Context: an optimization exercise on an open-source flow, tuned for a short achievable clock period. The choices shown serve that exercise and are no tape-out recipe.
In this exercise RTL edits were held to simulation tests only and were not proved equivalent to the original.
The series may have gaps, and a smaller design here may also do less where the tests do not look.
No run shown here takes its clock network from TritonCTS; it comes from the design's own scripts or RTL.
The clock input has no modelled driver; a real chip could not lean on it and would need a root buffer or a full tree.

==> run_1/floorplan.png <==
Scale: 1 px per µm. Pins as bars on the die edge. Tap cells in grey.
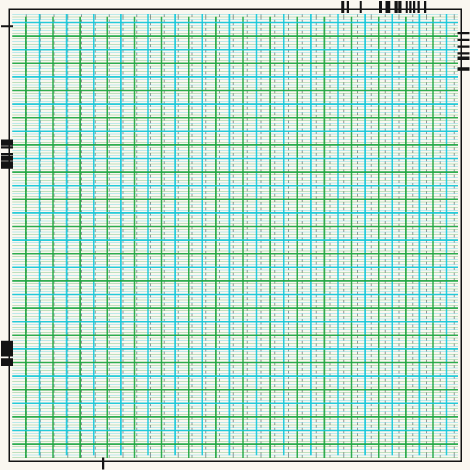
==> run_1/pinout.png <==
Scale: 1 px per µm. Pins as bars across the die edge, other pins in grey.
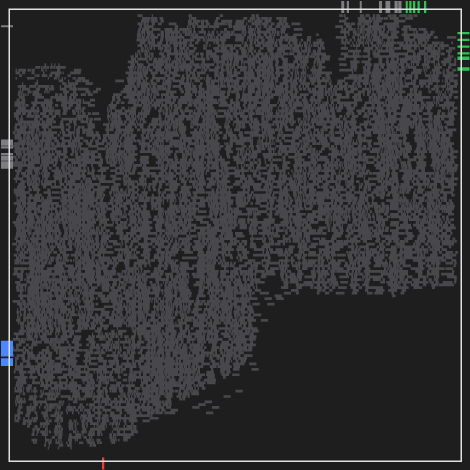
==> run_1/layers.png <==
Scale: 1 px per µm.
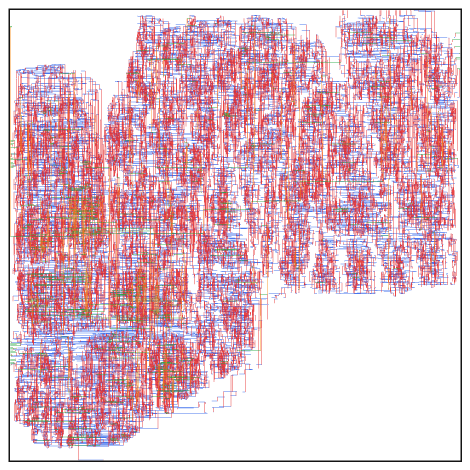
===== design/flow/flow/run.sh =====
#!/bin/bash
# Layout flow: the standard ORFS flow, except that the clock tree is
# built by flow/cts_custom.tcl (two buffer levels: the clock port drives
# four root buffers, each root drives a column of leaf buffers, each leaf
# drives a balanced cluster of flip-flops).  Each tool's output goes to a
# log file of its own in this folder.
set -euo pipefail
export TREE_COLS=4
export TREE_ROWS=10

# synthesis, floorplan and placement: standard
bash standard.sh place > 1_standard_to_place.log 2>&1

# clock tree: the make command of standard.sh, running our script
MAKECMD=$(grep '^make ' standard.sh | sed 's/"\${@:-finish}"//')
eval "$MAKECMD run RUN_SCRIPT=$PWD/flow/cts_custom.tcl RUN_LOG_NAME_STEM=4_1_cts" > 2_custom_cts.log 2>&1

# routing and finishing: standard (CTS results are up to date)
bash standard.sh finish > 3_standard_finish.log 2>&1

===== design/flow/flow/cts_custom.tcl =====
# Clock tree built by hand: the clock port drives a few root buffers, each
# root drives a column of leaf buffers, each leaf drives one balanced
# cluster of flip-flops.  Then the usual post-CTS steps of ORFS's cts.tcl.
utl::set_metrics_stage "cts__{}"
source $::env(SCRIPTS_DIR)/load.tcl
erase_non_stage_variables cts
load_design 3_place.odb 3_place.sdc
set_dont_use $::env(DONT_USE_CELLS)

set NCOL   [expr {[info exists ::env(TREE_COLS)] ? $::env(TREE_COLS) : 4}]
set NROW   [expr {[info exists ::env(TREE_ROWS)] ? $::env(TREE_ROWS) : 5}]
set LEAF   [expr {[info exists ::env(TREE_LEAF)] ? $::env(TREE_LEAF) : "sky130_fd_sc_hd__clkbuf_16"}]
set ROOT   [expr {[info exists ::env(TREE_ROOT)] ? $::env(TREE_ROOT) : "sky130_fd_sc_hd__clkbuf_16"}]

set db    [ord::get_db]
set block [ord::get_db_block]
set clk   [$block findNet clk]
set leafm [$db findMaster $LEAF]
set rootm [$db findMaster $ROOT]

# sinks: every instance pin on the clock net
set sinks {}
foreach it [$clk getITerms] {
  set inst [$it getInst]
  set b [$inst getBBox]
  lappend sinks [list $it [expr {([$b xMin] + [$b xMax]) / 2}] [expr {([$b yMin] + [$b yMax]) / 2}]]
}
set n [llength $sinks]
puts "tree: $n sinks, $NCOL columns x $NROW rows"

# balanced grid: columns by x, then rows by y inside each column
set byx [lsort -integer -index 1 $sinks]
set cols {}
for {set c 0} {$c < $NCOL} {incr c} {
  set lo [expr {$c * $n / $NCOL}]
  set hi [expr {($c + 1) * $n / $NCOL - 1}]
  lappend cols [lrange $byx $lo $hi]
}

proc centroid {pts} {
  set sx 0; set sy 0
  foreach p $pts { set sx [expr {$sx + [lindex $p 1]}]; set sy [expr {$sy + [lindex $p 2]}] }
  set k [llength $pts]
  return [list [expr {$sx / $k}] [expr {$sy / $k}]]
}

set c 0
foreach col $cols {
  set m [llength $col]
  set byy [lsort -integer -index 2 $col]
  # root of this column
  set rnet [odb::dbNet_create $block "clknet_root_$c"]
  $rnet setSigType CLOCK
  set rinst [odb::dbInst_create $block $rootm "clkbuf_root_$c"]
  set leafpos {}
  for {set r 0} {$r < $NROW} {incr r} {
    set lo [expr {$r * $m / $NROW}]
    set hi [expr {($r + 1) * $m / $NROW - 1}]
    set grp [lrange $byy $lo $hi]
    lassign [centroid $grp] lx ly
    lappend leafpos [list x $lx $ly]
    set lnet [odb::dbNet_create $block "clknet_leaf_${c}_$r"]
    $lnet setSigType CLOCK
    set linst [odb::dbInst_create $block $leafm "clkbuf_leaf_${c}_$r"]
    $linst setLocation [expr {$lx - [$leafm getWidth] / 2}] $ly
    $linst setPlacementStatus PLACED
    [$linst findITerm A] connect $rnet
    [$linst findITerm X] connect $lnet
    foreach p $grp {
      set it [lindex $p 0]
      $it disconnect
      $it connect $lnet
    }
  }
  lassign [centroid $leafpos] rx ry
  $rinst setLocation [expr {$rx - [$rootm getWidth] / 2}] $ry
  $rinst setPlacementStatus PLACED
  [$rinst findITerm A] connect $clk
  [$rinst findITerm X] connect $rnet
  incr c
}

set_propagated_clock [all_clocks]
estimate_parasitics -placement
report_clock_latency

set_placement_padding -global \
  -left $::env(CELL_PAD_IN_SITES_DETAIL_PLACEMENT) \
  -right $::env(CELL_PAD_IN_SITES_DETAIL_PLACEMENT)
detailed_placement
estimate_parasitics -placement
report_clock_latency

if { !$::env(SKIP_CTS_REPAIR_TIMING) } {
  repair_timing_helper
  detailed_placement
  check_placement -verbose
}

report_clock_latency
report_metrics 4 "cts final"
orfs_write_db $::env(RESULTS_DIR)/4_1_cts.odb
orfs_write_sdc $::env(RESULTS_DIR)/4_cts.sdc

===== design/flow/standard.sh =====
#!/bin/bash
# synth_recipe.tcl (not shown) runs the flow's synth.tcl, then flattens the netlist and writes it again
# the make line also repeats each setting of config.mk as NAME=value (left out here)
make -C /OpenROAD-flow-scripts/flow DESIGN_CONFIG=/design/flow/config.mk WORK_HOME=/design/flow/orfs CLKGATE_MAP_FILE= SYNTH_SCRIPT=/design/flow/synth_recipe.tcl "${@:-finish}"

===== design/flow/config.mk =====
export PLATFORM = sky130hd
export DESIGN_NAME = Sine_wave
export DESIGN_NICKNAME = Sine_wave
export VERILOG_FILES = /design/flow/design.v
export SDC_FILE = /design/flow/constraint.sdc
export NUM_CORES = 4
export LEC_CHECK = 0
export ABC_CLOCK_PERIOD_IN_PS = 1500
export CAP_MARGIN = 20
export CORE_MARGIN = 2
export CORE_UTILIZATION = 40
export SETUP_SLACK_MARGIN = 2.3
export SLEW_MARGIN = 20
export SYNTH_HIERARCHICAL = 1
export SYNTH_MINIMUM_KEEP_SIZE = 0

===== design/flow/constraint.sdc =====
create_clock -name core_clock -period 3.8 [get_ports {clk}]
set_input_delay 0.7600 -clock core_clock [delete_from_list [all_inputs] [get_ports {clk}]]
set_output_delay 0.7600 -clock core_clock [all_outputs]
set_load 0.01 [all_outputs]

===== design/flow/design.v =====
module rotator
    #(
    parameter DATA_WIDTH     = 12,
    parameter ZW             = 16,    
    parameter ZWO            = 16,    
    parameter ROTATOR_NUMBER = 2,
    parameter [16:0] ATAN    = 1,
    parameter        LAST    = 0      
    )(
    input                                   clk,
    input  wire signed [DATA_WIDTH:0]       x_i,
    input  wire signed [DATA_WIDTH:0]       y_i,
    input  wire                             d_i,    
    input  wire                             dn_i,   
    input  wire                             d2_i,   
    input  wire                             dn2_i,  
    input  wire signed [ZW-1:0]             z_i,
    input              [1:0]                quarter_in,
    input                                   kill_in,
    output reg signed  [DATA_WIDTH:0]       x_o,
    output reg signed  [DATA_WIDTH:0]       y_o,
    output reg                              d_o,    
    output reg                              dn_o,   
    output wire                             d2_o,   
    output wire                             dn2_o,  
    output reg signed  [ZWO-1:0]            z_o,
    output reg         [1:0]                quarter_out,
    output reg                              kill_out
);
localparam W = DATA_WIDTH + 1;
localparam KE = ROTATOR_NUMBER < W - 1 ? ROTATOR_NUMBER : W - 1;
wire [W-1:0] x_o_next, y_o_next;
rot_half #(.W(W), .K(KE)) u_x (.a(x_i), .b(y_i), .sub(d_i),  .sub2(d2_i),  .s(x_o_next));
rot_half #(.W(W), .K(KE)) u_y (.a(y_i), .b(x_i), .sub(dn_i), .sub2(dn2_i), .s(y_o_next));
wire [ZW-1:0] z_u = {~z_i[ZW-1], z_i[ZW-2:0]};
wire gt_p, gt_m;
kcmp #(.W(ZW), .C((1 << (ZW-1)) + ATAN)) u_gp (.a(z_u), .y(gt_p));
kcmp #(.W(ZW), .C((1 << (ZW-1)) - ATAN)) u_gm (.a(z_u), .y(gt_m));
wire d_next = d_i ? gt_p : gt_m;
wire [ZWO-1:0] z_sub, z_add;
zadd #(.W(ZWO), .C(-ATAN)) u_zs (.a(z_e[ZWO-1:0]), .s(z_sub));
zadd #(.W(ZWO), .C( ATAN)) u_za (.a(z_e[ZWO-1:0]), .s(z_add));
dreg u_d2  (.clk(clk), .d( d_next), .q(d2_o));
dreg u_dn2 (.clk(clk), .d(~d_next), .q(dn2_o));
wire signed [ZW:0] z_e = z_i;
wire signed [ZW:0] a_s = ATAN;
always @(posedge clk) begin
    quarter_out <= quarter_in;
    kill_out    <= kill_in;
    d_o  <= d_next;
    dn_o <= ~d_next;
    x_o <= x_o_next ^ {W{LAST[0] & (quarter_in[1] ^ quarter_in[0])}};
    y_o <= y_o_next ^ {W{LAST[0] & quarter_in[1]}};
    z_o <= d_i ? z_sub : z_add;
end
endmodule
module rot_half #(parameter W = 13, parameter K = 2) (
    input  [W-1:0] a,
    input  [W-1:0] b,
    input          sub,
    input          sub2,    
    output [W-1:0] s
);
localparam N = W - K;               
localparam NH = N / 2;
wire         sgn = b[W-1];
wire [N-1:0] a_lo = a[N-1:0];
wire [N-1:0] b_lo = b[W-1:K];
wire [K-1:0] a_hi = a[W-1:N];
wire [N-1:0] lo_pn, lo_mn;         
wire         c_p, c_m;
ks_addc #(.W(N), .CIN(0), .NS(1)) u_lp (.a(a_lo), .b( b_lo), .s(lo_pn), .co(c_p));
ks_addc #(.W(N), .CIN(1), .NS(1)) u_lm (.a(a_lo), .b(~b_lo), .s(lo_mn), .co(c_m));
wire [K-1:0] hi_p1, hi_m1;
generate
    if (K == 1) begin : k1
        assign hi_p1 = ~a_hi;
        assign hi_m1 = ~a_hi;
    end else begin : kn
        wire [K-2:0] all1, all0;
        pf_and #(.W(K-1), .INV(0)) u_p1 (.a(a_hi[K-2:0]), .p(all1));
        pf_and #(.W(K-1), .INV(1)) u_m1 (.a(a_hi[K-2:0]), .p(all0));
        assign hi_p1 = a_hi ^ {all1, 1'b1};
        assign hi_m1 = a_hi ^ {all0, 1'b1};
    end
endgenerate
wire [K-1:0] hp1 = sgn ? a_hi  : hi_p1;
wire [K-1:0] hp0 = sgn ? hi_m1 : a_hi;
wire [K-1:0] hm1 = sgn ? hi_p1 : a_hi;
wire [K-1:0] hm0 = sgn ? a_hi  : hi_m1;
wire [K-1:0] hi_pn, hi_mn, hi;
wire [N-1:0] lo;
genvar i;
generate
    for (i = 0; i < K; i = i + 1) begin : hm
        cell_mux2i u_p (.s(c_p), .a1(hp1[i]), .a0(hp0[i]), .y(hi_pn[i]));
        cell_mux2i u_m (.s(c_m), .a1(hm1[i]), .a0(hm0[i]), .y(hi_mn[i]));
        cell_mux2i u_s (.s(sub2), .a1(hi_mn[i]), .a0(hi_pn[i]), .y(hi[i]));
    end
    for (i = 0; i < N; i = i + 1) begin : lm
        if (i < NH) begin : l0
            cell_mux2i u_s (.s(sub), .a1(lo_mn[i]), .a0(lo_pn[i]), .y(lo[i]));
        end else begin : l1
            cell_mux2i u_s (.s(sub2), .a1(lo_mn[i]), .a0(lo_pn[i]), .y(lo[i]));
        end
    end
endgenerate
assign s = {hi, lo};
endmodule
module add_small #(parameter W = 13) (
    input  [W-1:0] a,
    input  [2:0]   e,
    input          kill,
    output [W-1:0] s
);
localparam K = W - 2;
wire [K-1:0] a_hi = a[W-1:2];
wire [1:0]   lo = a[1:0] + e[1:0];
wire         gn0, gn1, tn1;
wire [1:0]   c;
ks_nand2 u_g0 (.a(a[0]), .b(e[0]), .y(gn0));
ks_nand2 u_g1 (.a(a[1]), .b(e[1]), .y(gn1));
ks_nor2  u_t1 (.a(a[1]), .b(e[1]), .y(tn1));
ks_oai21 u_c0 (.a1(tn1), .a2(gn0), .b1(gn1), .y(c[0]));
ks_oai21 u_c1 (.a1(tn1), .a2(gn0), .b1(gn1), .y(c[1]));
wire [K-2:0] all1, all0;
pf_and #(.W(K-1), .INV(0)) u_p1 (.a(a_hi[K-2:0]), .p(all1));
pf_and #(.W(K-1), .INV(1)) u_m1 (.a(a_hi[K-2:0]), .p(all0));
wire [K-1:0] hi_p1 = a_hi ^ {all1, 1'b1};
wire [K-1:0] hi_m1 = a_hi ^ {all0, 1'b1};
wire [K-1:0] mid   = {1'b1, {(K-1){1'b0}}};
wire [K-1:0] flip  = {1'b1, {(K-1){1'b0}}};
wire [K-1:0] hi_c1 = kill ? mid : (e[2] ? a_hi  : hi_p1) ^ flip;
wire [K-1:0] hi_c0 = kill ? mid : (e[2] ? hi_m1 : a_hi) ^ flip;
wire [K-1:0] hi;
genvar i;
generate
    for (i = 0; i < K; i = i + 1) begin : hm
        cell_mux2i u_m (.s(c[i * 2 / K]), .a1(~hi_c1[i]), .a0(~hi_c0[i]), .y(hi[i]));
    end
endgenerate
assign s = {hi, kill ? 2'b00 : lo};
endmodule
module kcmp #(parameter W = 15, parameter [31:0] C = 0) (
    input  [W-1:0] a,
    output         y
);
function integer nlev;
    input integer w;
    integer k;
begin
    nlev = 0;
    for (k = 1; k < w; k = k * 2) nlev = nlev + 1;
end
endfunction
localparam L = nlev(W);
localparam [31:0] K = ~C;
function [1023:0] kinds;
    input integer which;
    reg [1023:0] kg, kt;
    integer l, i, k, gh, th, gl, tl, g, t;
begin
    kg = 0;
    kt = 0;
    for (i = 0; i < W; i = i + 1) begin
        kg[i*2 +: 2] = K[i] ? 2 : 0;
        kt[i*2 +: 2] = K[i] ? 1 : 2;
    end
    for (l = 1; l <= L; l = l + 1) begin
        k = 1 << (l-1);
        for (i = 0; i < W; i = i + 1) begin
            gh = kg[((l-1)*32+i)*2 +: 2];
            th = kt[((l-1)*32+i)*2 +: 2];
            if (i >= k) begin
                gl = kg[((l-1)*32+i-k)*2 +: 2];
                tl = kt[((l-1)*32+i-k)*2 +: 2];
                if (gh == 1)                 g = 1;
                else if (th == 0 || gl == 0) g = gh;
                else if (th == 1 && gl == 1) g = 1;
                else                         g = 2;
                if (th == 0 || tl == 0)      t = 0;
                else if (th == 1)            t = tl;
                else if (tl == 1)            t = th;
                else                         t = 2;
            end else begin
                g = gh;
                t = th;
            end
            kg[(l*32+i)*2 +: 2] = g;
            kt[(l*32+i)*2 +: 2] = t;
        end
    end
    kinds = which ? kt : kg;
end
endfunction
localparam [1023:0] KG = kinds(0);
localparam [1023:0] KT = kinds(1);
wire [W-1:0] g [0:L];
wire [W-1:0] t [0:L];
genvar i, l;
generate
    for (i = 0; i < W; i = i + 1) begin : lv0
        if (K[i]) begin : one
            assign g[0][i] = a[i];
            assign t[0][i] = 1'b1;
        end else begin : zero
            assign g[0][i] = 1'b0;
            assign t[0][i] = a[i];
        end
    end
    for (l = 1; l <= L; l = l + 1) begin : lev
        for (i = 0; i < W; i = i + 1) begin : bt
            localparam integer GH = KG[((l-1)*32+i)*2 +: 2];
            localparam integer TH = KT[((l-1)*32+i)*2 +: 2];
            localparam integer GO = KG[(l*32+i)*2 +: 2];
            localparam integer TO = KT[(l*32+i)*2 +: 2];
            if (i >= (1 << (l-1))) begin : comb
                localparam integer GL = KG[((l-1)*32+i-(1<<(l-1)))*2 +: 2];
                localparam integer TL = KT[((l-1)*32+i-(1<<(l-1)))*2 +: 2];
                if (GO == 0)      begin : g0 assign g[l][i] = 1'b0; end
                else if (GO == 1) begin : g1 assign g[l][i] = 1'b1; end
                else if (TH == 0 || GL == 0) begin : gw assign g[l][i] = g[l-1][i]; end
                else if (TH == 1) begin : gt1
                    if (GH == 0) begin : w assign g[l][i] = g[l-1][i-(1<<(l-1))]; end
                    else begin : o kc_or2 u_g (.a(g[l-1][i]), .b(g[l-1][i-(1<<(l-1))]), .y(g[l][i])); end
                end else if (GL == 1) begin : gl1
                    if (GH == 0) begin : w assign g[l][i] = t[l-1][i]; end
                    else begin : o kc_or2 u_g (.a(g[l-1][i]), .b(t[l-1][i]), .y(g[l][i])); end
                end else if (GH == 0) begin : ga
                    kc_and2 u_g (.a(t[l-1][i]), .b(g[l-1][i-(1<<(l-1))]), .y(g[l][i]));
                end else begin : gao
                    kc_ao21 u_g (.a1(t[l-1][i]), .a2(g[l-1][i-(1<<(l-1))]), .b1(g[l-1][i]), .y(g[l][i]));
                end
                if (TO == 0)      begin : t0 assign t[l][i] = 1'b0; end
                else if (TO == 1) begin : t1 assign t[l][i] = 1'b1; end
                else if (TH == 1) begin : tl assign t[l][i] = t[l-1][i-(1<<(l-1))]; end
                else if (TL == 1) begin : tw assign t[l][i] = t[l-1][i]; end
                else if (i >= (1 << l)) begin : ta
                    kc_and2 u_t (.a(t[l-1][i]), .b(t[l-1][i-(1<<(l-1))]), .y(t[l][i]));
                end else begin : tu
                    assign t[l][i] = 1'b0;     
                end
            end else begin : pass
                assign g[l][i] = g[l-1][i];
                assign t[l][i] = t[l-1][i];
            end
        end
    end
endgenerate
assign y = g[L][W-1];
endmodule
module kc_and2 (input a, input b, output y);
assign y = a & b;
endmodule
module kc_or2 (input a, input b, output y);
assign y = a | b;
endmodule
module kc_ao21 (input a1, input a2, input b1, output y);
assign y = (a1 & a2) | b1;
endmodule
module vreg #(parameter W = 16) (input clk, input [W-1:0] d, output reg [W-1:0] q);
always @(posedge clk) q <= d;
endmodule
module or_reduce #(parameter W = 16) (input [W-1:0] a, output y);
assign y = |a;
endmodule
module dreg (input clk, input d, output reg q);
always @(posedge clk) q <= d;
endmodule
module cell_mux2i (input s, input a1, input a0, output y);
assign y = ~(s ? a1 : a0);
endmodule
module cell_mux2 (input s, input a1, input a0, output y);
assign y = s ? a1 : a0;
endmodule
module ks_addv #(parameter W = 11) (
    input  [W-1:0] a,
    input  [W-1:0] b,
    input          cin,
    output [W-1:0] s,
    output         co
);
wire [W-1:0] c;      
generate
    if (W == 1) begin : w1
        assign c = (a & b) | ((a | b) & cin);
    end else begin : wn
        ks_prefixv #(.W(W), .CIN(2), .MODE(1)) u_p (.a(a), .b(b), .cin(cin), .c(c));
    end
endgenerate
generate
    if (W == 1) begin : s1
        assign s = a ^ b ^ cin;
    end else begin : sn
        ks_sumv #(.W(W)) u_s (.a(a), .b(b), .c(c[W-2:0]), .cin(cin), .s(s));
    end
endgenerate
assign co = c[W-1];
endmodule
module ks_cmpv #(parameter W = 16) (
    input  [W-1:0] a,
    input  [W-1:0] b,
    input          cin,
    output         co
);
ks_prefixv #(.W(W), .CIN(2), .MODE(2)) u_p (.a(a), .b(b), .cin(cin), .c(co));
endmodule
module pf_and #(parameter W = 4, parameter INV = 0) (
    input  [W-1:0] a,
    output [W-1:0] p
);
function integer nlev;
    input integer w;
    integer k;
begin
    nlev = 0;
    for (k = 1; k < w; k = k * 2) nlev = nlev + 1;
end
endfunction
localparam L = nlev(W);
wire [W-1:0] v [0:L];
assign v[0] = a;
genvar i, l;
generate
    for (l = 1; l <= L; l = l + 1) begin : lev
        for (i = 0; i < W; i = i + 1) begin : bt
            if (i >= (1 << (l-1))) begin : comb
                if ((INV + l) % 2) ks_nand2 u_c (.a(v[l-1][i]), .b(v[l-1][i-(1<<(l-1))]), .y(v[l][i]));
                else               ks_nor2  u_c (.a(v[l-1][i]), .b(v[l-1][i-(1<<(l-1))]), .y(v[l][i]));
            end else begin : pass
                ks_inv u_c (.a(v[l-1][i]), .y(v[l][i]));
            end
        end
    end
    if ((INV + L) % 2) begin : o_inv
        assign p = ~v[L];
    end else begin : o_pos
        assign p = v[L];
    end
endgenerate
endmodule
module ks_addc #(parameter W = 13, parameter CIN = 0, parameter NS = 0) (
    input  [W-1:0] a,
    input  [W-1:0] b,
    output [W-1:0] s,
    output         co
);
wire [W-1:0] c;      
generate
    if (W == 1) begin : w1
        assign c = CIN ? (a | b) : (a & b);
        assign s = (CIN ^ NS) ? ~(a ^ b) : (a ^ b);
    end else begin : wn
        ks_prefix #(.W(W), .CIN(CIN), .MODE(1)) u_p (.a(a), .b(b), .c(c));
        ks_sum #(.W(W), .CIN(CIN), .NS(NS)) u_s (.a(a), .b(b), .c(c[W-2:0]), .s(s));
    end
endgenerate
assign co = c[W-1];
endmodule
module ks_add #(parameter W = 13, parameter CIN = 0) (
    input  [W-1:0] a,
    input  [W-1:0] b,
    output [W-1:0] s
);
wire [W-2:0] c;      
ks_prefix #(.W(W), .CIN(CIN), .MODE(0)) u_p (.a(a), .b(b), .c(c));
ks_sum #(.W(W), .CIN(CIN)) u_s (.a(a), .b(b), .c(c), .s(s));
endmodule
module ks_cmp #(parameter W = 16, parameter CIN = 0) (
    input  [W-1:0] a,
    input  [W-1:0] b,
    output         co
);
ks_prefix #(.W(W), .CIN(CIN), .MODE(2)) u_p (.a(a), .b(b), .c(co));
endmodule
module ks_prefix #(parameter W = 13, parameter CIN = 0, parameter MODE = 0) (
    input  [W-1:0] a,
    input  [W-1:0] b,
    output [(MODE == 2 ? 1 : MODE == 1 ? W : W-1)-1:0] c
);
function integer nlev;
    input integer w;
    integer k;
begin
    nlev = 0;
    for (k = 1; k < w; k = k * 2) nlev = nlev + 1;
end
endfunction
localparam L = nlev(W);
function [255:0] need;
    input integer which;
    reg [255:0] ng, nt;
    integer l, i, k;
begin
    ng = 0;
    nt = 0;
    for (i = 0; i < W; i = i + 1)
        ng[L*32+i] = (MODE == 0) ? (i <= W-2) : (MODE == 1) ? 1'b1 : (i == W-1);
    for (l = L; l >= 1; l = l - 1) begin
        k = 1 << (l-1);
        for (i = 0; i < W; i = i + 1) begin
            if (i >= k) begin
                if (ng[l*32+i]) begin
                    ng[(l-1)*32+i]   = 1'b1;
                    nt[(l-1)*32+i]   = 1'b1;
                    ng[(l-1)*32+i-k] = 1'b1;
                end
                if (nt[l*32+i]) begin
                    nt[(l-1)*32+i]   = 1'b1;
                    nt[(l-1)*32+i-k] = 1'b1;
                end
            end else if (ng[l*32+i]) begin
                ng[(l-1)*32+i] = 1'b1;
            end
        end
    end
    need = which ? nt : ng;
end
endfunction
localparam [255:0] NG = need(0);
localparam [255:0] NT = need(1);
wire [W-1:0] g [0:L];
wire [W-1:0] t [0:L];
genvar i, l;
generate
    for (i = 0; i < W; i = i + 1) begin : pg
        if (i == 0) begin : b0
            if (NG[i]) begin : g0
                if (CIN == 1)      ks_nor2  u_g (.a(a[0]), .b(b[0]), .y(g[0][0]));
                else               ks_nand2 u_g (.a(a[0]), .b(b[0]), .y(g[0][0]));
            end
        end else begin : bi
            if (NG[i]) begin : gi
                ks_nand2 u_g (.a(a[i]), .b(b[i]), .y(g[0][i]));
            end
            if (NT[i]) begin : ti
                ks_nor2 u_t (.a(a[i]), .b(b[i]), .y(t[0][i]));
            end
        end
    end
    for (l = 1; l <= L; l = l + 1) begin : lev
        for (i = 0; i < W; i = i + 1) begin : bt
            if (i >= (1 << (l-1))) begin : comb
                if (NG[l*32+i]) begin : gn
                    if (l % 2) ks_oai21 u_g (.a1(t[l-1][i]), .a2(g[l-1][i-(1<<(l-1))]), .b1(g[l-1][i]), .y(g[l][i]));
                    else       ks_aoi21 u_g (.a1(t[l-1][i]), .a2(g[l-1][i-(1<<(l-1))]), .b1(g[l-1][i]), .y(g[l][i]));
                end
                if (NT[l*32+i]) begin : tn
                    if (l % 2) ks_nor2  u_t (.a(t[l-1][i]), .b(t[l-1][i-(1<<(l-1))]), .y(t[l][i]));
                    else       ks_nand2 u_t (.a(t[l-1][i]), .b(t[l-1][i-(1<<(l-1))]), .y(t[l][i]));
                end
            end else if (NG[l*32+i]) begin : pass
                ks_inv u_g (.a(g[l-1][i]), .y(g[l][i]));
            end
        end
    end
    if (MODE == 2) begin : o2
        if (L % 2) assign c = g[L][W-1];
        else       assign c = ~g[L][W-1];
    end else begin : o01
        if (L % 2) assign c = g[L][(MODE == 1 ? W : W-1)-1:0];
        else       assign c = ~g[L][(MODE == 1 ? W : W-1)-1:0];
    end
endgenerate
endmodule
module ks_prefixv #(parameter W = 13, parameter CIN = 0, parameter MODE = 0) (
    input  [W-1:0] a,
    input  [W-1:0] b,
    input          cin,      
    output [(MODE == 2 ? 1 : MODE == 1 ? W : W-1)-1:0] c
);
function integer nlev;
    input integer w;
    integer k;
begin
    nlev = 0;
    for (k = 1; k < w; k = k * 2) nlev = nlev + 1;
end
endfunction
localparam L = nlev(W);
function [255:0] need;
    input integer which;
    reg [255:0] ng, nt;
    integer l, i, k;
begin
    ng = 0;
    nt = 0;
    for (i = 0; i < W; i = i + 1)
        ng[L*32+i] = (MODE == 0) ? (i <= W-2) : (MODE == 1) ? 1'b1 : (i == W-1);
    for (l = L; l >= 1; l = l - 1) begin
        k = 1 << (l-1);
        for (i = 0; i < W; i = i + 1) begin
            if (i >= k) begin
                if (ng[l*32+i]) begin
                    ng[(l-1)*32+i]   = 1'b1;
                    nt[(l-1)*32+i]   = 1'b1;
                    ng[(l-1)*32+i-k] = 1'b1;
                end
                if (nt[l*32+i]) begin
                    nt[(l-1)*32+i]   = 1'b1;
                    nt[(l-1)*32+i-k] = 1'b1;
                end
            end else if (ng[l*32+i]) begin
                ng[(l-1)*32+i] = 1'b1;
            end
        end
    end
    need = which ? nt : ng;
end
endfunction
localparam [255:0] NG = need(0);
localparam [255:0] NT = need(1);
wire [W-1:0] g [0:L];
wire [W-1:0] t [0:L];
genvar i, l;
generate
    for (i = 0; i < W; i = i + 1) begin : pg
        if (i == 0) begin : b0
            if (NG[i]) begin : g0
                if (CIN == 2)      ks_maj_n u_g (.a(a[0]), .b(b[0]), .c(cin), .y(g[0][0]));
                else if (CIN == 1) ks_nor2  u_g (.a(a[0]), .b(b[0]), .y(g[0][0]));
                else               ks_nand2 u_g (.a(a[0]), .b(b[0]), .y(g[0][0]));
            end
        end else begin : bi
            if (NG[i]) begin : gi
                ks_nand2 u_g (.a(a[i]), .b(b[i]), .y(g[0][i]));
            end
            if (NT[i]) begin : ti
                ks_nor2 u_t (.a(a[i]), .b(b[i]), .y(t[0][i]));
            end
        end
    end
    for (l = 1; l <= L; l = l + 1) begin : lev
        for (i = 0; i < W; i = i + 1) begin : bt
            if (i >= (1 << (l-1))) begin : comb
                if (NG[l*32+i]) begin : gn
                    if (l % 2) ks_oai21 u_g (.a1(t[l-1][i]), .a2(g[l-1][i-(1<<(l-1))]), .b1(g[l-1][i]), .y(g[l][i]));
                    else       ks_aoi21 u_g (.a1(t[l-1][i]), .a2(g[l-1][i-(1<<(l-1))]), .b1(g[l-1][i]), .y(g[l][i]));
                end
                if (NT[l*32+i]) begin : tn
                    if (l % 2) ks_nor2  u_t (.a(t[l-1][i]), .b(t[l-1][i-(1<<(l-1))]), .y(t[l][i]));
                    else       ks_nand2 u_t (.a(t[l-1][i]), .b(t[l-1][i-(1<<(l-1))]), .y(t[l][i]));
                end
            end else if (NG[l*32+i]) begin : pass
                ks_inv u_g (.a(g[l-1][i]), .y(g[l][i]));
            end
        end
    end
    if (MODE == 2) begin : o2
        if (L % 2) assign c = g[L][W-1];
        else       assign c = ~g[L][W-1];
    end else begin : o01
        if (L % 2) assign c = g[L][(MODE == 1 ? W : W-1)-1:0];
        else       assign c = ~g[L][(MODE == 1 ? W : W-1)-1:0];
    end
endgenerate
endmodule
module ks_sum #(parameter W = 13, parameter CIN = 0, parameter NS = 0) (
    input  [W-1:0] a,
    input  [W-1:0] b,
    input  [W-2:0] c,       
    output [W-1:0] s
);
wire [W-1:0] p;
genvar i;
generate
    for (i = 0; i < W; i = i + 1) begin : bt
        ks_xor2 u_p (.a(a[i]), .b(b[i]), .y(p[i]));
        if (i > 0) begin : hi
            if (NS) begin : n ks_xnor2 u_s (.a(p[i]), .b(c[i-1]), .y(s[i])); end
            else    begin : q ks_xor2  u_s (.a(p[i]), .b(c[i-1]), .y(s[i])); end
        end
    end
endgenerate
assign s[0] = (CIN ^ NS) ? ~p[0] : p[0];
endmodule
module ks_sumv #(parameter W = 13) (
    input  [W-1:0] a,
    input  [W-1:0] b,
    input  [W-2:0] c,       
    input          cin,
    output [W-1:0] s
);
wire [W-1:0] p;
genvar i;
generate
    for (i = 0; i < W; i = i + 1) begin : bt
        ks_xor2 u_p (.a(a[i]), .b(b[i]), .y(p[i]));
        if (i > 0) begin : hi
            ks_xor2 u_s (.a(p[i]), .b(c[i-1]), .y(s[i]));
        end
    end
endgenerate
assign s[0] = p[0] ^ cin;
endmodule
module ks_xnor2 (input a, input b, output y);
assign y = ~(a ^ b);
endmodule
module ks_xor2 (input a, input b, output y);
assign y = a ^ b;
endmodule
module ks_nand2 (input a, input b, output y);
assign y = ~(a & b);
endmodule
module ks_nor2 (input a, input b, output y);
assign y = ~(a | b);
endmodule
module ks_oai21 (input a1, input a2, input b1, output y);
assign y = ~((a1 | a2) & b1);
endmodule
module ks_aoi21 (input a1, input a2, input b1, output y);
assign y = ~((a1 & a2) | b1);
endmodule
module ks_maj_n (input a, input b, input c, output y);
assign y = ~((a & b) | ((a | b) & c));
endmodule
module ks_inv (input a, output y);
assign y = ~a;
endmodule
module zadd #(parameter W = 16, parameter integer C = 0) (
    input  [W-1:0] a,
    output [W-1:0] s
);
assign s = a + C;
endmodule
module cordic#(
    parameter DATA_WIDTH    = 12,
    parameter ANGLE_WIDTH   = 16
    )(
    input                           clk,
    input                           rst,       
    input         [DATA_WIDTH:0]    am_i,      
    input         [DATA_WIDTH:0]    ap_i,      
    input         [DATA_WIDTH:0]    x01_i,     
    input         [DATA_WIDTH:0]    y01_i,     
    input                           kill_i,    
    input         [1:0]             quarter_in,
    input         [ANGLE_WIDTH-1:0] theta_next,  
    output reg    [DATA_WIDTH:0]    sin_o,
    output reg    [DATA_WIDTH:0]    cos_o
    );
localparam N = 16;
localparam W = DATA_WIDTH + 1;
function [16:0] tanangle;
    input integer i;
begin
    case (i)
    0: tanangle = 25723;
    1: tanangle = 15204;
    2: tanangle = 8028;
    3: tanangle = 4076;
    4: tanangle = 2045;
    5: tanangle = 1022;
    6: tanangle = 511;
    7: tanangle = 256;
    8: tanangle = 128;
    9: tanangle = 65;
    10: tanangle = 32;
    11: tanangle = 16;
    12: tanangle = 8;
    13: tanangle = 4;
    14: tanangle = 2;
    default: tanangle = 1;
    endcase
end
endfunction
function integer zwidth;
    input integer k;
begin
    if (k <= 1)      zwidth = 17;
    else if (k <= 3) zwidth = 16;
    else             zwidth = 15;
end
endfunction
reg [ANGLE_WIDTH-1:0] A;
always @(posedge clk) A <= theta_next;
wire [2:0] d0v;
or_reduce #(.W(ANGLE_WIDTH)) u_or0 (.a(A), .y(d0v[0]));
or_reduce #(.W(ANGLE_WIDTH)) u_or1 (.a(A), .y(d0v[1]));
or_reduce #(.W(ANGLE_WIDTH)) u_or2 (.a(A), .y(d0v[2]));
wire [2:0] gt_a0;
wire gt_a01, gt_a0m1;
genvar j;
generate
    for (j = 0; j < 3; j = j + 1) begin : c0
        kcmp #(.W(16), .C(25723)) u_c0 (.a(A), .y(gt_a0[j]));
    end
endgenerate
kcmp #(.W(16), .C(40927)) u_c1 (.a(A), .y(gt_a01));
kcmp #(.W(16), .C(10519)) u_c2 (.a(A), .y(gt_a0m1));
wire [W-1:0] x2_11 = am_i,  y2_11 = ap_i;
wire [W-1:0] x2_10 = ap_i,  y2_10 = am_i;
wire [W-1:0] x2_01 = x01_i, y2_01 = y01_i;
wire [16:0] Ae = {1'b0, A};
wire [15:0] z2_11, z2_10;          
zadd #(.W(16), .C(-40927)) u_z11 (.a(A), .s(z2_11));
zadd #(.W(16), .C(-10519)) u_z10 (.a(A), .s(z2_10));
wire [16:0] z2_0x = 17'd10519;                     
wire [W-1:0] x2_g1 = d0v[0] ? x2_11 : x2_01;
wire [W-1:0] x2_g0 = d0v[0] ? x2_10 : x2_01;
wire [W-1:0] y2_g1 = d0v[1] ? y2_11 : y2_01;
wire [W-1:0] y2_g0 = d0v[1] ? y2_10 : y2_01;
wire [15:0]  z2_g1 = d0v[2] ? z2_11 : z2_0x[15:0];
wire [15:0]  z2_g0 = d0v[2] ? z2_10 : z2_0x[15:0];
wire         d2_g1 = ~d0v[2] | gt_a01;
wire         d2_g0 = ~d0v[2] | gt_a0m1;
wire [W-1:0] x2_n, y2_n;
wire [15:0]  z2_n;
wire         d2_n;
generate
    for (j = 0; j < W; j = j + 1) begin : m1
        cell_mux2i u_x (.s(gt_a0[0]), .a1(~x2_g1[j]), .a0(~x2_g0[j]), .y(x2_n[j]));
        cell_mux2i u_y (.s(gt_a0[1]), .a1(~y2_g1[j]), .a0(~y2_g0[j]), .y(y2_n[j]));
    end
    for (j = 0; j < 16; j = j + 1) begin : m2
        cell_mux2i u_z (.s(gt_a0[2]), .a1(~z2_g1[j]), .a0(~z2_g0[j]), .y(z2_n[j]));
    end
endgenerate
cell_mux2 u_d (.s(gt_a0[2]), .a1(d2_g1), .a0(d2_g0), .y(d2_n));
reg signed [W-1:0] x2, y2;
reg signed [15:0]  z2;
reg                d2, d2n;
reg        [1:0]   q2;
reg                k2;
always @(posedge clk) begin
    q2 <= quarter_in;
    k2 <= kill_i | rst;
    x2 <= x2_n;
    y2 <= y2_n;
    z2 <= z2_n;
    d2 <= d2_n;
    d2n <= ~d2_n;
end
wire d2b, d2nb;
dreg u_d2b  (.clk(clk), .d( d2_n), .q(d2b));
dreg u_d2nb (.clk(clk), .d(~d2_n), .q(d2nb));
wire signed [W-1:0] xs [N:2];
wire signed [W-1:0] ys [N:2];
wire signed [17:0]  zs [N:2];
wire                ds [N:2];
wire                dns[N:2];
wire                d2s[N:2];
wire                dn2s[N:2];
wire        [1:0]   qs [N:2];
wire                ks [N:2];
assign xs[2] = x2;
assign ys[2] = y2;
assign zs[2] = z2;
assign ds[2] = d2;
assign dns[2] = d2n;
assign d2s[2] = d2b;
assign dn2s[2] = d2nb;
assign qs[2] = q2;
assign ks[2] = k2;
genvar i;
generate
    for (i = 2; i < N-1; i = i + 1) begin : stage
        wire signed [zwidth(i+1)-1:0] z_o;
        rotator #(
            .DATA_WIDTH    (DATA_WIDTH),
            .ZW            (zwidth(i)),
            .ZWO           (zwidth(i+1)),
            .ROTATOR_NUMBER(i),
            .ATAN          (tanangle(i)),
            .LAST          (i == N-2)
        ) rotator (
            .clk        (clk),
            .x_i        (xs[i]),
            .y_i        (ys[i]),
            .d_i        (ds[i]),
            .dn_i       (dns[i]),
            .d2_i       (d2s[i]),
            .dn2_i      (dn2s[i]),
            .z_i        (zs[i][zwidth(i)-1:0]),
            .quarter_in (qs[i]),
            .kill_in    (ks[i] | rst),
            .x_o        (xs[i+1]),
            .y_o        (ys[i+1]),
            .d_o        (ds[i+1]),
            .dn_o       (dns[i+1]),
            .d2_o       (d2s[i+1]),
            .dn2_o      (dn2s[i+1]),
            .z_o        (z_o),
            .quarter_out(qs[i+1]),
            .kill_out   (ks[i+1])
        );
        assign zs[i+1] = z_o;
    end
endgenerate
wire        [1:0]   q15 = qs[N-1];
wire neg_s = q15[1];
wire neg_c = q15[1] ^ q15[0];
wire [W-1:0] x15c = xs[N-1];
wire [W-1:0] y15c = ys[N-1];
wire                d15 = ds[N-1];
wire ux = y15c[W-1] ^ neg_s;    
wire uy = x15c[W-1] ^ neg_c;    
wire signed [2:0] dx = ux ? (d15 ? 3'sd1 : -3'sd1) : 3'sd0;
wire signed [2:0] dy = uy ? (d15 ? -3'sd1 : 3'sd1) : 3'sd0;
wire signed [2:0] ey = neg_s ? 3'sd1 - dy : dy;
wire signed [2:0] ex = neg_c ? 3'sd1 - dx : dx;
wire kill = rst | ks[N-1];
wire [W-1:0] s_val, c_val;
add_small #(.W(W)) u_s (.a(y15c), .e(ey), .kill(kill), .s(s_val));
add_small #(.W(W)) u_c (.a(x15c), .e(ex), .kill(kill), .s(c_val));
always @(posedge clk) begin
    sin_o <= s_val;
    cos_o <= c_val;
end
endmodule
module Sine_wave
    #(
        parameter DATA_WIDTH    = 12,
        parameter ANGLE_WIDTH   = 16
    )(
    input                       clk,
    input                       reset,
    input                       ce,
    input  [DATA_WIDTH:0]       ampl,
    input  [ANGLE_WIDTH-1:0]    step,
    output [DATA_WIDTH:0]       sin_wave,
    output [DATA_WIDTH:0]       cos_wave
);
localparam angle_90 = 51315;
reg [ANGLE_WIDTH-1:0] step_r;     
reg [ANGLE_WIDTH-1:0] nstep_r;    
reg [ANGLE_WIDTH:0]   nlim_r;     
reg                   fdn_r;      
reg                   clr_r;      
reg [DATA_WIDTH:0]    am_r, ap_r, x01_r, y01_r;
reg                   k0;         
localparam W = DATA_WIDTH + 1;
wire [W-1:0] P = {ampl[W-1], ampl[W-1:1]};
wire [W-1:0] am, ap, apo, pma;
ks_add  #(.W(W), .CIN(1)) u_am  (.a(ampl), .b(~P),   .s(am));           
ks_add  #(.W(W), .CIN(0)) u_ap  (.a(ampl), .b(P),    .s(ap));           
ks_addv #(.W(W))          u_apo (.a(ampl), .b(P), .cin(ampl[0]), .s(apo), .co());  
ks_add  #(.W(W), .CIN(1)) u_pma (.a(P),    .b(~ampl), .s(pma));         
wire [W-1:0] x01 = (ampl == {1'b1, {(W-1){1'b0}}}) ? {2'b11, {(W-2){1'b0}}} : apo;
wire [ANGLE_WIDTH:0] nlim = (step > angle_90) ? ~17'h10000 : ~(angle_90 - step);
always @(posedge clk) begin
    if (!ce) begin
        step_r  <= {ANGLE_WIDTH{1'b0}};
        nstep_r <= {ANGLE_WIDTH{1'b1}};
        nlim_r  <= ~17'h10000;
        fdn_r   <= 1'b1;
    end else if (reset) begin
        step_r  <= {ANGLE_WIDTH{1'b0}};
        nstep_r <= {ANGLE_WIDTH{1'b0}};
        nlim_r  <= 17'h1ffff;
        fdn_r   <= 1'b0;
    end else begin
        step_r  <= step;
        nstep_r <= ~step;
        nlim_r  <= nlim;
        fdn_r   <= 1'b0;
    end
    clr_r   <= ce & reset;
    am_r    <= am;
    ap_r    <= ap;
    x01_r   <= x01;
    y01_r   <= pma;
    k0      <= reset;
end
reg [ANGLE_WIDTH-1:0] angle;
reg [1:0]             state;
wire [ANGLE_WIDTH-1:0] a_sum, a_diff;
ks_add #(.W(ANGLE_WIDTH), .CIN(0)) u_sum  (.a(angle), .b(step_r),  .s(a_sum));
ks_add #(.W(ANGLE_WIDTH), .CIN(1)) u_diff (.a(angle), .b(nstep_r), .s(a_diff));
wire [ANGLE_WIDTH-1:0] angle_c;
wire [3:0] up_n, down;
genvar h, i;
generate
    for (h = 0; h < 4; h = h + 1) begin : cp
        ks_cmp  #(.W(ANGLE_WIDTH+1), .CIN(1)) u_up (.a({1'b0, angle_c}), .b(nlim_r), .co(up_n[h]));
        ks_cmpv #(.W(ANGLE_WIDTH))            u_dn (.a(angle_c), .b(nstep_r), .cin(fdn_r), .co(down[h]));
    end
endgenerate
wire       even = ~state[0];
wire [3:0] move = even ? ~up_n : down;
wire [ANGLE_WIDTH-1:0] moved_n;
wire [ANGLE_WIDTH-1:0] held_n = ~(clr_r ? {ANGLE_WIDTH{1'b0}} : angle);
wire [ANGLE_WIDTH-1:0] angle_next;
generate
    for (i = 0; i < ANGLE_WIDTH; i = i + 1) begin : nx
        cell_mux2i u_e (.s(even), .a1(a_sum[i]), .a0(a_diff[i]), .y(moved_n[i]));
        cell_mux2i u_m (.s(move[i / (ANGLE_WIDTH / 4)]), .a1(moved_n[i]), .a0(held_n[i]), .y(angle_next[i]));
    end
endgenerate
vreg #(.W(ANGLE_WIDTH)) u_angle_c (.clk(clk), .d(angle_next), .q(angle_c));
always @(posedge clk) begin
    angle <= angle_next;
    state <= clr_r ? 2'd0 : state + {1'b0, ~move[0]};
end
cordic #(
    .DATA_WIDTH    (DATA_WIDTH),
    .ANGLE_WIDTH   (ANGLE_WIDTH)
    ) cordic (
    .clk        (clk),
    .rst        (reset),
    .am_i       (am_r),
    .ap_i       (ap_r),
    .x01_i      (x01_r),
    .y01_i      (y01_r),
    .kill_i     (k0),
    .quarter_in (state),
    .theta_next (angle_next),
    .sin_o      (sin_wave),
    .cos_o      (cos_wave)
);
endmodule

==> flow_metrics.tcl, run 1 <==
set metrics [dict create \
    post_route_cells_drive_above_1_share 0.386 \
    crit_path_max_fanout 8 \
    max_cap_viol_count 0 \
    mostFrequentLayoutCells "nand2_1 (1295), inv_1 (1259), xnor2_1 (953)" \
    grt_util_met2 0.374 \
    floorplan.io_pins 58 \
    largest_reg_flops 181 \
    final_hold_viol_count 0 \
    crit_path_max_delay_family "simple AND/OR/NAND/NOR gates" \
    setup.worst_path.start_class "flip-flop" \
    holdCritStartpoint "cordic.stage[4].rotator.quarter_out[0]" \
    placement.cell_area_um2 82500 \
    critPathBufInv 3 \
    top_regs "cordic.stage.rotator.z_o: 181 flops, cordic.stage.rotator.x_o: 169 flops, cordic.stage.rotator.y_o: 169 flops" \
    worst_slew_pin_slew_ns 0.928 \
    timing.rr.end "cordic.z2[2]" \
    finalCoreUtilization 0.523 \
    wl_per_cell_um 15.4 \
    worst_hold_path_type "flip-flop to flip-flop" \
    worstSkewPairLatency_ns 0.43 \
    route.antenna.remaining_nets 0 \
    core.rowCount 163 \
    mappedNetlistArea_um2 79700 \
    run_status "no timing/DRC/antenna violations" \
    gp_routability_congestion 0.880 \
    grt.met3_usage 0.00832 \
    avgViaCountPerCell 4.92 \
    met2_wirelength_um 113000 \
    slew_viol_final 0 \
    final_non_filler_cell_total 14200 \
    grt_remaining_overflow 0 \
    finalCritPeriodShare 0.520 \
    worst_setup_path_end_kind "flip-flop" \
    grt_setup_unrepaired "yes" \
    start_util 0.403 \
    worst_ep_arrival_time_ns 2.32 \
    register_area_um2 18400 \
    layout.cell_area.non_filler_um2 103000 \
    clk_transition_reported_paths_ns 0.09 \
    multi_input_comb_area_um2 63100 \
    critical_path.most_common_cell "buf_4" \
    critical-path-max-stage-delay_ns 0.39 \
    fin_worst_skew_ns 0.0274 \
    r2r.worst_path.cells 7 \
    worst_r2r_startpoint "cordic.A[11]" \
    fill_cells 17700 \
    hold-path-endpoint "cordic.stage[5].rotator.quarter_out[0]" \
    worstSetupPathType "flip-flop to flip-flop" \
    dp.final_hpwl_um 141000 \
    cts.hold.buffers_added 0 \
    grt_first_pass_wirelength_um 340000 \
    placedCellCount 13200 \
    post_synth.cell_area_avg_um2 7.34 \
    slew_headroom 0.381 \
    worst_hold_check_slack_ns 0.332 \
    min_path_cells 0 \
    critPathRequiredTime_ns 4.15 \
    synthCells 10900 \
    grt_pass1_vias 68000 \
    grt.met1_usage 0.238 \
    achievable-frequency_ghz 0.506 \
    pre_cts_ws_ns 0.695 \
    wl_met1_um 91500 \
    pin_count_of_the_biggest_net_entering_global_routing 50 \
    routed.top_layer "met4" \
    grt_antenna_before_repair 1 \
    final_setup_violating_endpoints 0 \
    synth-warning-count 101 \
    crit_path_cell_trace "buf_4 -> nor4_4 -> nand4_1 -> buf_4 -> clkbuf_16 -> nor2b_1 -> mux2i_1" \
    amount_of_wire_on_met3_after_detailed_routing_um 6000 \
    most_flop_heavy_register "cordic.stage.rotator.z_o" \
    clock_period_minus_worst_slack_ns 1.97 \
]
Notes on floorplan.png above:
- VSS: green
- VDD: cyan
- rows: 163
- met5 straps: 32
chip height: 450 µm
horizontal die dimension: 450 µm
Core Footprint: 198000 µm²

Notes on pinout.png above:
- ce: red (pins 1; direction input; edge bottom)
- sin_wave: green (pins 13; direction output; edge 8 right, 5 top)
- step: blue (pins 16; direction input; edge left)
- all pins by edge: 31 left, 18 top, 8 right, 1 bottom
number of buffer cells added on primary ports: 57

Notes on layers.png above:
- M2: red (wire length 113 mm)
- M1: blue (wire length 91.5 mm)
- M4: orange (wire length 7300 µm)
- M3: green (wire length 6000 µm)
global-route usage over all layers: 0.197
total number of vias: 70000
overall routed net length: 218000 µm

## run 1: final cells by class
class / count / share of cell area
timing repair buffer: 1075 / 0.105
inverter: 1660 / 0.0631
buffer: 44 / 0.0107
antenna: 3 / 0.0000726
multi-input combinational: 7956 / 0.611
timing repair inverter: 4 / 0.000303
tap: 2640 / 0.0320
sequential: 833 / 0.178
## run 1: worst max path at each step
stage,depth (start not counted),end,startpoint,slack (ns)
floorplan,5,x01_r[10],ampl[4],1.82
global placement,9,y01_r[11],ampl[2],0.71
detailed placement,9,y01_r[11],ampl[2],0.69
CTS,11,u_angle_c.q[11],u_angle_c.q[15],1.89
global route,7,cordic.z2[2],cordic.A[10],1.80
finish,7,cordic.z2[2],cordic.A[11],1.83
## run 1: repair_timing
item,CTS,global route
buffers inserted,689,255
resized for setup,2303,1456
gates cloned,29,11
pin swaps,489,661
endpoints found under the setup margin,716,622
endpoints found under the hold margin,0,0
==> run_1/ff_map.png <==
Scale: 1 px per µm.
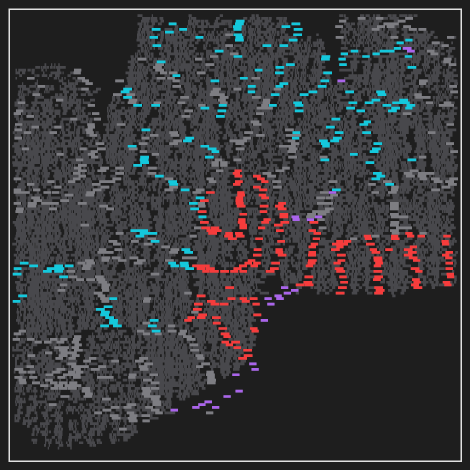

==> run 2, diff against run 1 <==
--- a/design/flow/design.v
+++ b/design/flow/design.v
@@ -696,13 +696,13 @@
 zadd #(.W(16), .C(-40927)) u_z11 (.a(A), .s(z2_11));
 zadd #(.W(16), .C(-10519)) u_z10 (.a(A), .s(z2_10));
 wire [16:0] z2_0x = 17'd10519;                     
-wire [W-1:0] x2_g1 = d0v[0] ? x2_11 : x2_01;
+wire [W-1:0] x2_g1 = x2_11;
 wire [W-1:0] x2_g0 = d0v[0] ? x2_10 : x2_01;
-wire [W-1:0] y2_g1 = d0v[1] ? y2_11 : y2_01;
+wire [W-1:0] y2_g1 = y2_11;
 wire [W-1:0] y2_g0 = d0v[1] ? y2_10 : y2_01;
-wire [15:0]  z2_g1 = d0v[2] ? z2_11 : z2_0x[15:0];
+wire [15:0]  z2_g1 = z2_11;
 wire [15:0]  z2_g0 = d0v[2] ? z2_10 : z2_0x[15:0];
-wire         d2_g1 = ~d0v[2] | gt_a01;
+wire         d2_g1 = gt_a01;
 wire         d2_g0 = ~d0v[2] | gt_a0m1;
 wire [W-1:0] x2_n, y2_n;
 wire [15:0]  z2_n;
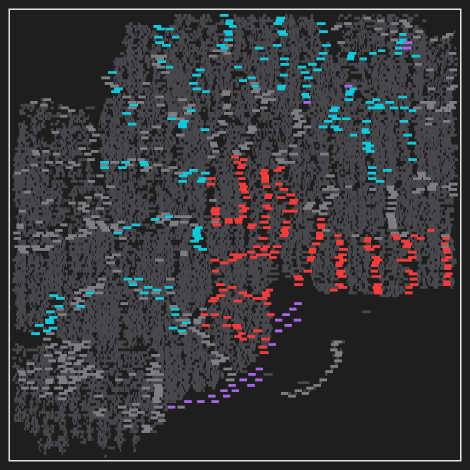
(run_2/ff_map.png)
Scale: 1 px per µm.
- cordic.stage.rotator.x_o: cyan (flops 169)
- cordic.stage.rotator.z_o: red (flops 181)
- cordic.stage.rotator.quarter_out: purple (flops 26)
- not coloured: 457
final standard cell utilization of the core: 0.522
Register Area: 18400 µm²

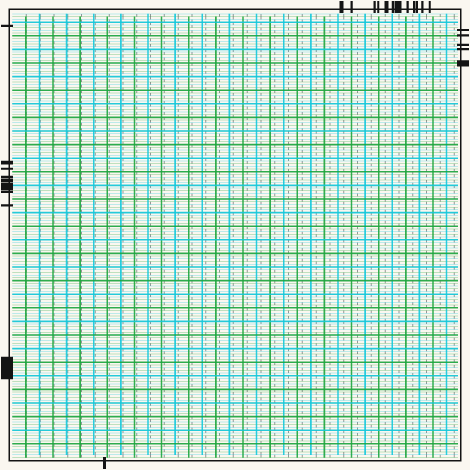
(run_2/floorplan.png)
Scale: 1 px per µm. Pins as bars on the die edge. Tap cells in grey.
- VDD: cyan
- VSS: green
- rows: 163
- signal pins: 58
chip height: 450 µm
horizontal die dimension: 450 µm

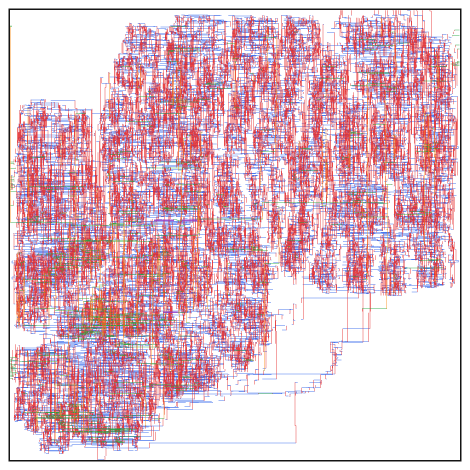
(run_2/layers.png)
Scale: 1 px per µm.
- M5: purple (wire length 45.1 µm)
- M4: orange (wire length 5940 µm)
- M1: blue (wire length 92.3 mm)
- M2: red (wire length 114 mm)
- M3: green (wire length 6210 µm)
global-route usage over all layers: 0.196
overall routed net length: 219000 µm
final routed wire length divided by cell count: 15.4 µm
total number of vias: 69800

==> flow_metrics.tcl, run 2 <==
set metrics [dict create \
    slew_headroom 0.389 \
    gp_routability_congestion 0.877 \
    avgViaCountPerCell 4.90 \
    worst_slew_pin_slew_ns 0.915 \
    critical_path.most_common_cell "o21ai_2" \
    setup.worst_path.start_class "flip-flop" \
    crit_path_max_delay_family "compound AO/OA/AOI/OAI gates" \
    worst_setup_path_end_kind "flip-flop" \
    mappedNetlistArea_um2 79600 \
    final_non_filler_cell_total 14200 \
    grt_antenna_before_repair 4 \
    max_cap_viol_count 0 \
    critPathBufInv 2 \
    port_buffers 57 \
    final_hold_viol_count 0 \
    grt_remaining_overflow 0 \
    most_flop_heavy_register "cordic.stage.rotator.z_o" \
    run_status "no timing/DRC/antenna violations" \
    synthCells 10800 \
    post-cts-setup-buffers 683 \
    core.rowCount 163 \
    clock_period_minus_worst_slack_ns 1.94 \
    final_setup_violating_endpoints 0 \
    critPathRequiredTime_ns 4.11 \
    grt_first_pass_wirelength_um 336000 \
    grt_setup_unrepaired "yes" \
    layout.cell_area.non_filler_um2 103000 \
    start_util 0.403 \
    fin_worst_skew_ns 0.0250 \
    top_regs "cordic.stage.rotator.z_o: 181 flops, cordic.stage.rotator.x_o: 169 flops, cordic.stage.rotator.y_o: 169 flops" \
    mostFrequentLayoutCells "inv_1 (1319), nand2_1 (1310), xnor2_1 (959)" \
    crit_path_cell_trace "a21o_1 -> o21ai_2 -> o21ai_2 -> a21oi_2 -> o21ai_2 -> a21oi_2 -> inv_2 -> nand2_2 -> o21ai_4 -> buf_12 -> mux2i_4" \
    placement.cell_area_um2 82400 \
    min_path_cells 0 \
    finalCritPeriodShare 0.509 \
    pre_cts_ws_ns 0.589 \
    cts.hold.buffers_added 0 \
    achievable-frequency_ghz 0.517 \
    route.antenna.remaining_nets 0 \
    slew_viol_final 0 \
    synth-warning-count 101 \
    worst_hold_check_slack_ns 0.331 \
    floorplan.io_pins 58 \
    r2r.worst_path.cells 11 \
    pin_count_of_the_biggest_net_entering_global_routing 50 \
    post_cts_resized 2196 \
    largest_reg_flops 181 \
]
-- run 2: worst paths after layout --
check	start	to	slack, ns
worst max-delay path	u_angle_c.q[0]	u_angle_c.q[1]	1.86
worst min-delay path	cordic.stage[12].rotator.quarter_out[1]	cordic.stage[13].rotator.quarter_out[1]	0.33
worst max register to register	u_angle_c.q[0]	u_angle_c.q[1]	1.86
worst min register to register	cordic.stage[12].rotator.quarter_out[1]	cordic.stage[13].rotator.quarter_out[1]	0.33
-- run 2: layer usage --
| layer | wire, µm | share of wire | GRT usage |
|---|---|---|---|
| met1 | 92300 | 0.42 | 0.239 |
| met5 | 45 | 0.00021 | 0 |
| met3 | 6210 | 0.028 | 0.00791 |
| met2 | 114000 | 0.52 | 0.375 |
| met4 | 5940 | 0.027 | 0.0406 |
-- run 2: cell type report --
cell class | instances | area [µm²]
Antenna cell | 2 | 5.00
Buffer | 44 | 1100
Fill cell | 17800 | 94400
Inverter | 1702 | 6680
Multi-Input combinational cell | 7890 | 62600
Sequential cell | 833 | 18400
Tap cell | 2640 | 3300
Timing Repair Buffer | 1115 | 11200
Timing Repair inverter | 3 | 21.3
==> run_2/pinout.png <==
Scale: 1 px per µm. Pins as bars across the die edge, other pins in grey.
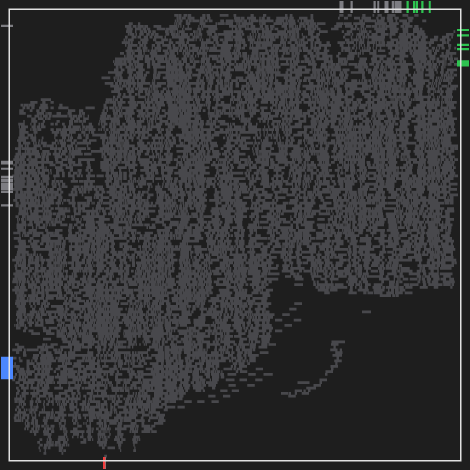

==> run 3, diff against run 2 <==
--- a/design/flow/design.v
+++ b/design/flow/design.v
@@ -872,7 +872,9 @@
 genvar h, i;
 generate
     for (h = 0; h < 4; h = h + 1) begin : cp
-        ks_cmp  #(.W(ANGLE_WIDTH+1), .CIN(1)) u_up (.a({1'b0, angle_c}), .b(nlim_r), .co(up_n[h]));
+        wire c16;
+        ks_cmp  #(.W(ANGLE_WIDTH), .CIN(1)) u_up (.a(angle_c), .b(nlim_r[ANGLE_WIDTH-1:0]), .co(c16));
+        assign up_n[h] = nlim_r[ANGLE_WIDTH] & c16;
         ks_cmpv #(.W(ANGLE_WIDTH))            u_dn (.a(angle_c), .b(nstep_r), .cin(fdn_r), .co(down[h]));
     end
 endgenerate
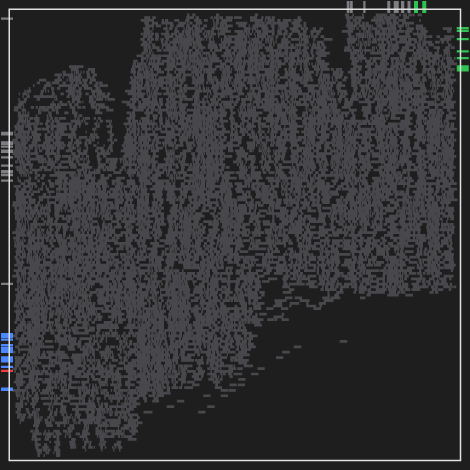
(run_3/pinout.png)
Scale: 1 px per µm. Pins as bars across the die edge, other pins in grey.
- sin_wave: green (pins 13; direction output; edge 9 right, 4 top)
- ce: red (pins 1; direction input; edge left)
- step: blue (pins 16; direction input; edge left)
- all pins by edge: 32 left, 17 top, 9 right
chip height: 450 µm
horizontal die dimension: 450 µm

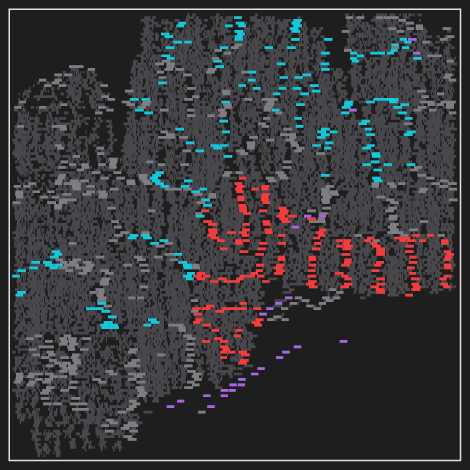
(run_3/ff_map.png)
Scale: 1 px per µm.
- cordic.stage.rotator.z_o: red (flops 181)
- cordic.stage.rotator.x_o: cyan (flops 169)
- cordic.stage.rotator.quarter_out: purple (flops 26)
Register Area: 18400 µm²
share of cell area taken by flip-flops and latches: 0.178
final standard cell utilization of the core: 0.523

==> flow_metrics.tcl, run 3 <==
set metrics [dict create \
    detail_route.iter0.violations 3499 \
    final_hold_viol_count 0 \
    mostFrequentLayoutCell "inv_1" \
    route.antenna.remaining_nets 0 \
    grt.met3_usage 0.00776 \
    first_pass_iters 6 \
    flow.area_growth_from_synthesis_pct 29.9 \
    grt_first_pass_wirelength_um 338000 \
    most_flop_heavy_register "cordic.stage.rotator.z_o" \
    finalCritPeriodShare 0.514 \
    clock_period_minus_worst_slack_ns 1.95 \
    crit_path_top_delay_cell "dfxtp_4" \
    wl_per_cell_um 15.4 \
    top_regs "cordic.stage.rotator.z_o: 181 flops, cordic.stage.rotator.x_o: 169 flops, cordic.stage.rotator.y_o: 169 flops" \
    amount_of_wire_on_met3_after_detailed_routing_um 6100 \
    crit_path_max_delay_family "compound AO/OA/AOI/OAI gates" \
    layout_setup_ws_ns 1.85 \
    dp.final_hpwl_um 140000 \
    met2_wirelength_um 114000 \
    overall_routed_net_length_um 218000 \
    wl_met1_um 91400 \
    grt.met1_usage 0.236 \
    post-cts-setup-buffers 697 \
    pin_count_of_the_biggest_net_entering_global_routing 50 \
    synthCells 10800 \
    crit_path_cell_trace "buf_6 -> nor2_1 -> o21ai_2 -> a21oi_2 -> o21ai_2 -> a21oi_2 -> inv_2 -> a2bb2oi_4 -> buf_12 -> mux2i_4" \
    slew_headroom 0.394 \
    avgViaCountPerCell 4.91 \
    post_cts_resized 2262 \
    worst_hold_check_slack_ns 0.338 \
    floorplan.die_area_um2 202000 \
    pre_cts_ws_ns 0.592 \
    worst_ep_arrival_time_ns 2.29 \
    fill_cells 17800 \
    crit_path_max_fanout 7 \
    post_synth.cell_area_avg_um2 7.37 \
    finalSetupTns_ns 0 \
    grt_use_total 0.197 \
    critPathRequiredTime_ns 4.14 \
    worst_slew_pin_slew_ns 0.907 \
    start_util 0.402 \
    layout.cell_area.non_filler_um2 103000 \
    achievable-frequency_ghz 0.512 \
    worst_setup_path_end_kind "flip-flop" \
    cts.hold.buffers_added 0 \
    final_setup_violating_endpoints 0 \
    worstSkewPairLatency_ns 0.44 \
    grt_setup_unrepaired "yes" \
    placedCellCount 13100 \
    setup.worst_path.start_class "flip-flop" \
    final_net_count 11600 \
    mappedNetlistArea_um2 79400 \
    routed.top_layer "met4" \
    grt_antenna_before_repair 4 \
    largest_reg_flops 181 \
    clk_transition_reported_paths_ns 0.09 \
    floorplan.io_pins 58 \
    worstSetupPathType "flip-flop to flip-flop" \
    max_cap_viol_count 0 \
    run_status "no timing/DRC/antenna violations" \
    fin_worst_skew_ns 0.0391 \
    post_route_cells_drive_above_1_share 0.385 \
    busiest_layer "met2" \
    port_buffers 57 \
    synth-warning-count 101 \
    core.rowCount 163 \
    grt_remaining_overflow 0 \
    grt_pass1_vias 67800 \
    num_vias 69600 \
    mostFrequentLayoutCells "inv_1 (1297), nand2_1 (1292), xnor2_1 (954)" \
    slew_viol_final 0 \
    critical-path-max-stage-delay_ns 0.37 \
    worst_hold_path_type "flip-flop to flip-flop" \
    grt_util_met2 0.374 \
    critPathBufInv 3 \
    placement.cell_area_um2 82300 \
    final_non_filler_cell_total 14200 \
    drc 0 \
    gp_routability_congestion 0.882 \
]
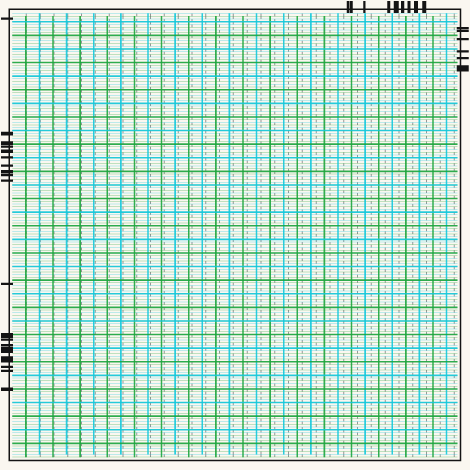
(run_3/floorplan.png)
Scale: 1 px per µm. Pins as bars on the die edge. Tap cells in grey.
- VSS: green
- VDD: cyan
- tap cells: 2640
- met1 rails: 164
- signal pins: 58
- met4 straps: 32
- met5 straps: 32
Core Footprint: 197000 µm²

run 3: path summary, 6_finish.rpt:
kind                                                        startpoint                                endpoint  slack, ns  cells past startpoint
worst max register to register                          u_angle_c.q[0]                         u_angle_c.q[15]       1.85                     10
worst min-delay path            cordic.stage[7].rotator.quarter_out[1]  cordic.stage[8].rotator.quarter_out[1]       0.34                      0
worst min register to register  cordic.stage[7].rotator.quarter_out[1]  cordic.stage[8].rotator.quarter_out[1]       0.34                      0
worst max-delay path                                    u_angle_c.q[0]                         u_angle_c.q[15]       1.85                     10
run 3: final cells by class:
class / instances / area, µm² / share of cell area
Antenna cell: 1 / 2.50 / 0.0000242
Buffer: 44 / 1100 / 0.0107
Inverter: 1690 / 6660 / 0.0646
Multi-Input combinational cell: 7851 / 62700 / 0.607
Sequential cell: 833 / 18400 / 0.178
Tap cell: 2640 / 3300 / 0.0320
Timing Repair Buffer: 1114 / 11000 / 0.107
Timing Repair inverter: 5 / 36.3 / 0.000352

what the ideal ports hide:
No port has a modelled driver above. Below, the same layouts with a new extraction and two added sets of constraints. Step 1: set_driving_cell puts a clkbuf_16 on clk and a buf_2 on each other input, an assumption about the parent block. Step 2 adds t to the input delays and takes it off the output delays; t is the mean of the earliest and latest rising clock arrival at the registers after step 1. Input paths then give back, and output paths get back, about the clock's delay inside the block. Slacks: ideal ports / drivers / drivers and shift; pairs: ideal ports / drivers.
| run | t, ns | setup WS [ns] | worst setup path after step 2 | clock arrival spread, ns | pins driven straight from the clock port |
|---|---|---|---|---|---|
| run 1 | 0.568 | 1.825 / 1.825 / 1.511 | input to register | 0.034 / 0.034 | 4 |
| run 2 | 0.567 | 1.864 / 1.864 / 1.516 | input to register | 0.033 / 0.034 | 4 |
| run 3 | 0.568 | 1.848 / 1.848 / 1.409 | input to register | 0.045 / 0.045 | 4 |
After both steps every run listed still meets setup and hold. The setup slack of run 3, which loses most, moves by 0.000 ns with the drivers and by -0.439 ns with both steps.
